From an optimization exercise on the open Yosys and OpenROAD flow, aimed at small area and a short achievable clock period; shortcuts taken in it are not production practice.
The RTL of this run was laid out without a check of its function.
No activity file was given, so power comes from the tool's default toggle rates.

--- flow/run.sh ---
#!/bin/bash
# synth_recipe.tcl (not shown) runs the flow's synth.tcl, then flattens the netlist and writes it again
# the make line also repeats each setting of config.mk as NAME=value (left out here)
make -C /OpenROAD-flow-scripts/flow DESIGN_CONFIG=/design/flow/config.mk WORK_HOME=/design/flow/orfs CLKGATE_MAP_FILE= SYNTH_SCRIPT=/design/flow/synth_recipe.tcl finish
--- flow/config.mk ---
export PLATFORM = sky130hd
export DESIGN_NAME = DSP
export DESIGN_NICKNAME = DSP
export VERILOG_FILES = /design/flow/design.v
export SDC_FILE = /design/flow/constraint.sdc
export NUM_CORES = 4
export LEC_CHECK = 0
export CAP_MARGIN = 20
export CORE_MARGIN = 2
export CORE_UTILIZATION = 40
export SLEW_MARGIN = 20
--- flow/constraint.sdc ---
create_clock -name core_clock -period 8.0 [get_ports {CLK}]
set_input_delay 1.6000 -clock core_clock [delete_from_list [all_inputs] [get_ports {CLK}]]
set_output_delay 1.6000 -clock core_clock [all_outputs]
set_load 0.01 [all_outputs]
--- flow/design.v ---
module DSP(A,B,C,D,CLK,CARRYIN,OPMODE,BCIN,RSTA,RSTB,RSTM,RSTP,RSTC,RSTD,RSTCARRYIN,RSTOPMODE,
          CEA,CEB,CEM,CEP,CEC,CED,CECARRYIN,CEOPMODE,PCIN,BCOUT,PCOUT,P,M,CARRYOUT,CARRYOUTF);
    parameter A0REG=0;
    parameter B0REG=0;
    parameter CREG=1;
    parameter DREG=1;
    parameter A1REG=1;
    parameter B1REG=1;
    parameter MREG=1;
    parameter PREG=1;
    parameter CARRYINREG=1;
    parameter CARRYOUTREG=1;
    parameter OPMODEREG=1;
    parameter CARRYINSEL="OPMODE5";
    parameter B_INPUT="DIRECT";
    parameter RSTTYPE="SYNC"; 
    input CLK,CARRYIN,RSTA,RSTB,RSTM,RSTP,RSTC,RSTD,RSTCARRYIN,RSTOPMODE;
    input CEA,CEB,CEM,CEP,CEC,CED,CECARRYIN,CEOPMODE;
    input[7:0] OPMODE;
    input[17:0] A,B,D,BCIN;
    input[47:0] C,PCIN;
    output CARRYOUT,CARRYOUTF;
    output [17:0] BCOUT;
    output [35:0] M;
    output [47:0] P,PCOUT;
    reg[17:0] A_stag1,B_stag1,D_stag1,add_wire1,add_mux,A_stag2,B_stag2;
    reg[47:0] C_stag1;
    reg[7:0] OPMODE_stag1;
    wire[17:0] B_mux0,D_mux1,B_mux1,A_mux1,B_mux2,A_mux2;
    wire[47:0] C_mux1;
    wire[7:0] OPMODE_mux1;
    wire[35:0] mult_wire,M_mux;
    reg[35:0] M_stag1;
    wire CIN_mux,CIN;
    reg CYI_stag1,cout,CYO_stag1;
    reg[47:0] X_mux,Z_mux,add_wire2,P_stag1;
    generate
    	if(B_INPUT=="DIRECT")
      	  assign B_mux0=B;
    	else if(B_INPUT=="CASCADE")
    	  assign B_mux0=BCIN;
    	else 
    	  assign B_mux0=0;    
    endgenerate
    generate
    	if(RSTTYPE=="SYNC")begin
    		always @(posedge CLK) begin
    			if (RSTA) begin  
                    A_stag1<=0;
                    A_stag2<=0;
                end
                else if(CEA) begin
                    A_stag1<=A;
                    A_stag2<=A_mux1;
                end 
                if (RSTB) begin   
                    B_stag1<=0;
                    B_stag2<=0;
                end
                else if(CEB) begin
                    B_stag1<=B_mux0;
                    B_stag2<=add_mux;
                end
                if (RSTC)   
                    C_stag1<=0;
                else if(CEC)
                    C_stag1<=C;    
                if (RSTD)   
                    D_stag1<=0;
                else if(CED)
                    D_stag1<=D;
                if (RSTOPMODE)   
                    OPMODE_stag1<=0;
                else if(CEOPMODE)
                    OPMODE_stag1<=OPMODE;
                if(RSTM)
                    M_stag1<=0;
                else if(CEM)
                    M_stag1<=mult_wire;
                if(RSTCARRYIN)begin
                    CYI_stag1<=0;
                    CYO_stag1<=0;
                end
                else if(CECARRYIN) begin  
                    CYI_stag1<=CIN_mux;
                    CYO_stag1<=cout;
                end
                if(RSTP)
                    P_stag1<=0;
                else if(CEP) 
                    P_stag1<=add_wire2;
            end
        end
        else if (RSTTYPE=="ASYNC") begin
            always @(posedge CLK or posedge RSTA or posedge RSTB or posedge RSTM
                          or posedge RSTP or posedge RSTC or posedge RSTD 
                          or posedge RSTCARRYIN or posedge RSTOPMODE ) begin
                if (RSTA) begin  
                    A_stag1<=0;
                    A_stag2<=0;
                end
                else if(CEA) begin
                    A_stag1<=A;
                    A_stag2<=A_mux1;
                end 
                if (RSTB) begin   
                    B_stag1<=0;
                    B_stag2<=0;
                end
                else if(CEB) begin
                    B_stag1<=B_mux0;
                    B_stag2<=add_mux;
                end
                if (RSTC)   
                    C_stag1<=0;
                else if(CEC)
                    C_stag1<=C;    
                if (RSTD)   
                    D_stag1<=0;
                else if(CED)
                    D_stag1<=D;
                if (RSTOPMODE)   
                    OPMODE_stag1<=0;
                else if(CEOPMODE)
                    OPMODE_stag1<=OPMODE;
                if(RSTM)
                    M_stag1<=0;
                else if(CEM)
                    M_stag1<=mult_wire;
                if(RSTCARRYIN)begin
                    CYI_stag1<=0;
                    CYO_stag1<=0;
                end
                else if(CECARRYIN) begin  
                    CYI_stag1<=CIN_mux;
                    CYO_stag1<=cout;
                end
                if(RSTP)
                    P_stag1<=0;
                else if(CEP) 
                    P_stag1<=add_wire2;
            end
        end
    endgenerate
    generate
    	if(DREG)
    	  assign D_mux1=D_stag1;
    	else 
    	  assign D_mux1=D;
    	if(B0REG)
    	  assign B_mux1=B_stag1;
    	else 
    	  assign B_mux1=B_mux0;
    	if(A0REG)
    	  assign A_mux1=A_stag1;
    	else 
    	  assign A_mux1=A;
    	if(CREG)
    	  assign C_mux1=C_stag1;
    	else
    	  assign C_mux1=C;
    	if(OPMODEREG)
    	  assign OPMODE_mux1=OPMODE_stag1;
    	else 
    	  assign OPMODE_mux1=OPMODE;        	
    endgenerate
    always @(*) begin
    	if(!OPMODE_mux1[6])
    	  add_wire1=D_mux1+B_mux1;
    	else 
    	  add_wire1=D_mux1-B_mux1; 
        if(OPMODE_mux1[4])
          add_mux=add_wire1;
        else 
          add_mux=B_mux1;  
    end
    generate
    	if(B1REG)
    	  assign B_mux2=B_stag2;
    	else
    	  assign B_mux2=add_mux;
        assign BCOUT=B_mux2;
    	if(A1REG)
    	  assign A_mux2=A_stag2;
    	else 
    	  assign A_mux2=A_mux1;
    endgenerate
    assign mult_wire=B_mux2*A_mux2;
    generate
      if(MREG)
        assign M_mux=M_stag1;
      else 
        assign M_mux=mult_wire;   
      assign M=M_mux; 
    endgenerate
    generate
       if(CARRYINSEL=="OPMODE5")
         assign CIN_mux=OPMODE_mux1[5];
       else if(CARRYINSEL=="CARRYIN")
         assign CIN_mux=CARRYIN;
       else 
         assign CIN_mux=0;
       if(CARRYINREG)
         assign CIN=CYI_stag1;
       else 
         assign CIN=CIN_mux;      
    endgenerate
    always @(*) begin
        case(OPMODE_mux1[1:0])
        0: X_mux=0;
        1: X_mux={{12{M_mux[35]}},M_mux};
        2: X_mux=PCOUT;
        3: X_mux={D_mux1[11:0],A_mux2,B_mux2};
        endcase
        case(OPMODE_mux1[3:2])
        0: Z_mux=0;
        1: Z_mux=PCIN;
        2: Z_mux=P;
        3: Z_mux=C_mux1;
        endcase
    end
    always @(*) begin
        if(!OPMODE_mux1[7])
          {cout,add_wire2}=X_mux+Z_mux+CIN;
        else 
          {cout,add_wire2}=Z_mux-(X_mux+CIN);   
    end
    generate
       if(CARRYOUTREG)
          assign CARRYOUT=CYO_stag1;
       else 
          assign CARRYOUT=cout;
       assign CARRYOUTF=CARRYOUT;
    endgenerate
    generate
        if(PREG)
          assign P=P_stag1;
        else 
          assign P=add_wire2; 
        assign PCOUT=P; 
    endgenerate
endmodule
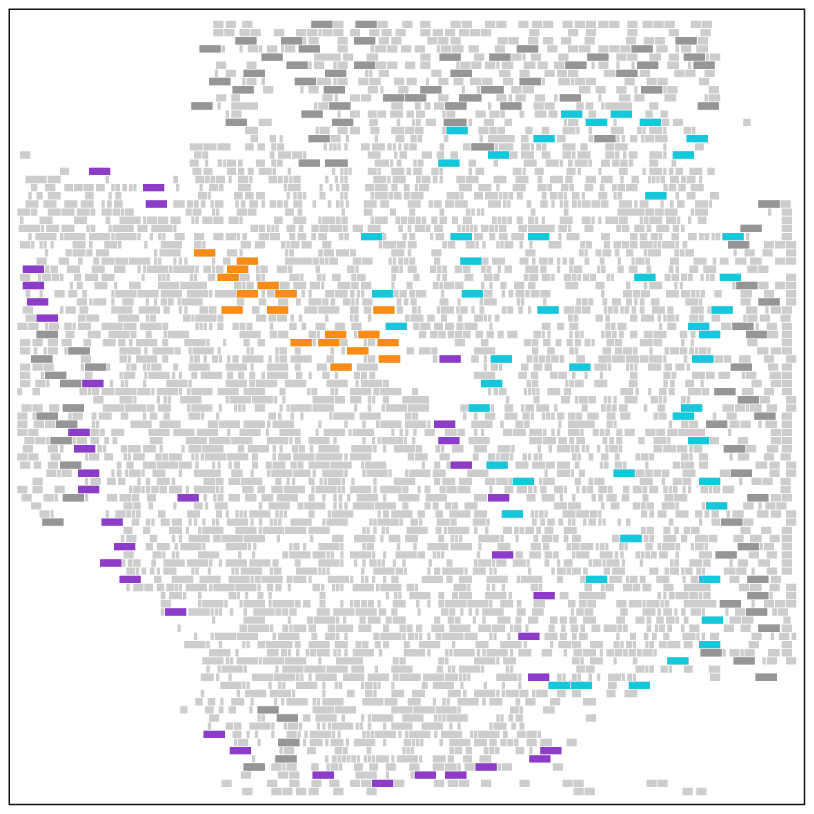
Fig. 1. Sequential cells grouped by signal name.
Drawn at 3 px/um.
name in the netlist	colour	flops
`B_stag2`	orange	18
`P_stag1`	cyan	48
`M_stag1`	purple	36
not coloured	94

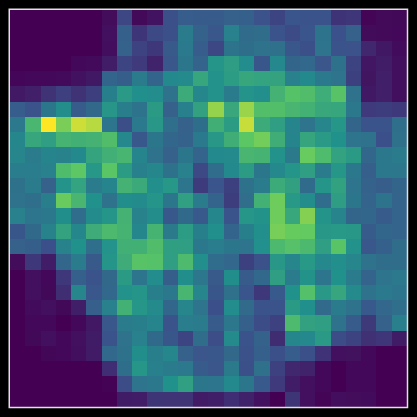
Fig. 2. Wire density map.
Drawn at 1.5 px/um. 26 x 26 tiles, from dark purple (low) to yellow (high), scaled to the fullest tile. Values are wire area over tile area, all layers added.
tiles over half the peak	23%
emptiest ninth of the die	bottom left
nearly empty tiles	9.6%
fullest tile	0.61
mean over tiles	0.21

==> results.cfg <==
[synth]
syn_inst = 3298
seq_area_frac_synth = 0.1445
synth.top_cell.area_share = 0.1924
synthFlopType = dfxtp_1
ys_top_cells_by_area = fa_1, dfxtp_1, ha_1, inv_1, mux2i_1
ys.warnings.count = 1
async_flop_share = 0
yosysMostFrequentCell = inv_1
synth_top_area_cell = fa_1
synth_area_um2 = 27160
ys_types = 76
synth_nets = 4020

[floorplan]
num_rows = 95
die_h_um = 264.6
nWellTaps = 873
initial_utilization = 0.4044
die_width_um = 264.6
dieArea_um2 = 70000
coreArea_um2 = 67160
io_pins = 346

[setup_path]
crit_cells = 23
crit-reg2reg-launch = A_stag2[3]
critPathCaptureType = flop
ff2ff_path_depth = 23
path_cells = nand2_1 -> fa_1 -> fa_1 -> fa_1 -> inv_1 -> fa_1 -> fa_1 -> inv_1 -> fa_1 -> inv_1 -> ha_1 -> a21o_1 -> a21o_1 -> a21o_1 -> a21oi_1 -> o21a_1 -> o221a_2 -> o21ai_0 -> a21oi_1 -> o21ai_0 -> a21oi_1 -> or4b_2 -> o311ai_0
crit_slowest_cell = dfxtp_1
cp_top_family = adder cells
endpoint = M_stag1[34]
crit_fanout = 20
r2r_end = M_stag1[34]
path_class = flop to flop
crit_start = A_stag2[3]
cp_data_arrival_time_ns = 7.81
crit_top_cell = fa_1
path_buf_inv = 3
worstSetupStartpointType = flop
r2r_setup_slack_ns = 0.58

[global_route]
grt_start_max_net_pins = 75
antenna_found_initial = 11
grt_pass1_wl_um = 136500
busiest_layer = met2
use_met2 = 0.4154
grt_pass1_vias = 23250
use_met1 = 0.3428
gr-usage-met3 = 0.04830

[cts]
post-cts-setup-buffers = 0
cts_resized = 0
htreeDepth = 4
cts_hold_buf = 0
cts.sinks = 196
cts_made_buffers = 17
cts_buffer_depth = 2
clock_latency_ns = 0.52
clkTransAtPathRegs_ns = 0.08
clock-root-buffer = clkbuf_16

[route]
drc = 0
drt-wirelength-per-cell_um = 20.30
drt_iter0_markers = 1503
via_per_inst = 5.373
wl_met1_um = 39280
detail-route-antenna-nets = 0
firstDrtPassIters = 6
vias = 23460
top_layer_used = met5
finalWirelength_um = 88630

[sta]
layout_setup_ws_ns = 0.5847
worst_slew_pin_slew_ns = 1.088
clock-skew-final_ns = 0.01823
tns_ns = 0
slew_headroom = 0.2737
setup_viol = 0
clock.fmax_ghz = 0.1349
slew_violations = 0
final_hold_viol_count = 0

[cells_and_area]
clock_buffers = 20
layout.cells.non_filler = 4366
clock_area_frac = 0.01861
drive_gt1_frac = 0.05989
fin_area_um2 = 31540
fillers = 6691
top_area_cell_class = multi-input combinational cells
nNonClkInverters = 452
final_cell_mix = inv_1, nor2_1, clkdlybuf4s50_1, nand2_1, ha_1
nonClkBufAreaFrac = 0.1183
layout.nets = 4199
buffers = 393
diodes = 3
nMultiInputCombCells = 2417
seq_cells = 196
syn_to_final_growth_pct = 16.13

[power]
peakVddDrop_mv = 0.1398
power_leakage_nw = 15.11
powerDensity_nw_per_um2 = 139.2

[outcome]
status = finished clean

[hold_path]
hp-start = C_stag1[10]
hold_path_end = C_stag1[10]
min_delay_path_depth = 2
hold_class = flop to flop

[place]
hpwl_um = 71180
place.gp.congestion = 0.9744
placement.io_buffers = 326
place_area_um2 = 30950

[run]
drv_cap = 0
## where the power goes
| group | internal, mW | total (mW) | switching [mW] |
|---|---|---|---|
| Combinational | 0.998 | 2.22 | 1.22 |
| Clock | 0.450 | 0.948 | 0.497 |
| Sequential | 1.06 | 1.23 | 0.165 |
| Total | 2.51 | 4.39 | 1.88 |
## state kept, by name, summed over array words and instances, names as in the netlist
signal and flops:
M_stag1 36, B_stag2 18, CYO_stag1 1, P_stag1 48, OPMODE_stag1 8, C_stag1 48, A_stag2 18, CYI_stag1 1
D_stag1 18
## cell families after synthesis
| group | Yosys count | share of synthesized area |
|---|---|---|
| DFF | 196 | 0.1445 |
| and+or+nand+nor | 926 | 0.1558 |
| buffers and inverters | 685 | 0.1014 |
| muxes | 234 | 0.08997 |
| AOI/OAI and AO/OA | 591 | 0.1484 |
| adders and majority gates | 528 | 0.3154 |
| xor gates and xnor gates | 138 | 0.04450 |
## through the flow
step | hold slack, ns | total power, mW | util
after CTS | 0.4976 | 4.410 | 0.4696
final | 0.4921 | 4.391 | 0.4696
after detailed placement | 0.4786 | 3.439 | 0.4608
after global placement | 0.4678 | 3.438 | 0.4608
after global routing | 0.5135 | 4.691 | 0.4695
after floorplan | 0.4544 | 2.671 | -

-- re-timing with driven ports --
The flow's constraints put no driver on any port. The routed layout listed below was extracted and timed again, unchanged, in two steps. Step 1, drivers: a clkbuf_16 drives CLK and a buf_2 each remaining input, both assumed. Step 2 moves the port delays by t, midway between the first and last clock arrival at a register: inputs arrive t later, outputs are due t later. That takes back most of the time a late clock gives input paths. a / b / c = no drivers / after step 1 / after step 2; a / b = the first two.
t, ns: 0.574
setup WS [ns]: 0.585 / 0.585 / 0.585
hold WS [ns]: 0.492 / 0.492 / 0.492
After both steps this run still meets setup and hold. The setup slack of this run moves by 0.000 ns with the drivers and by 0.000 ns with both steps.
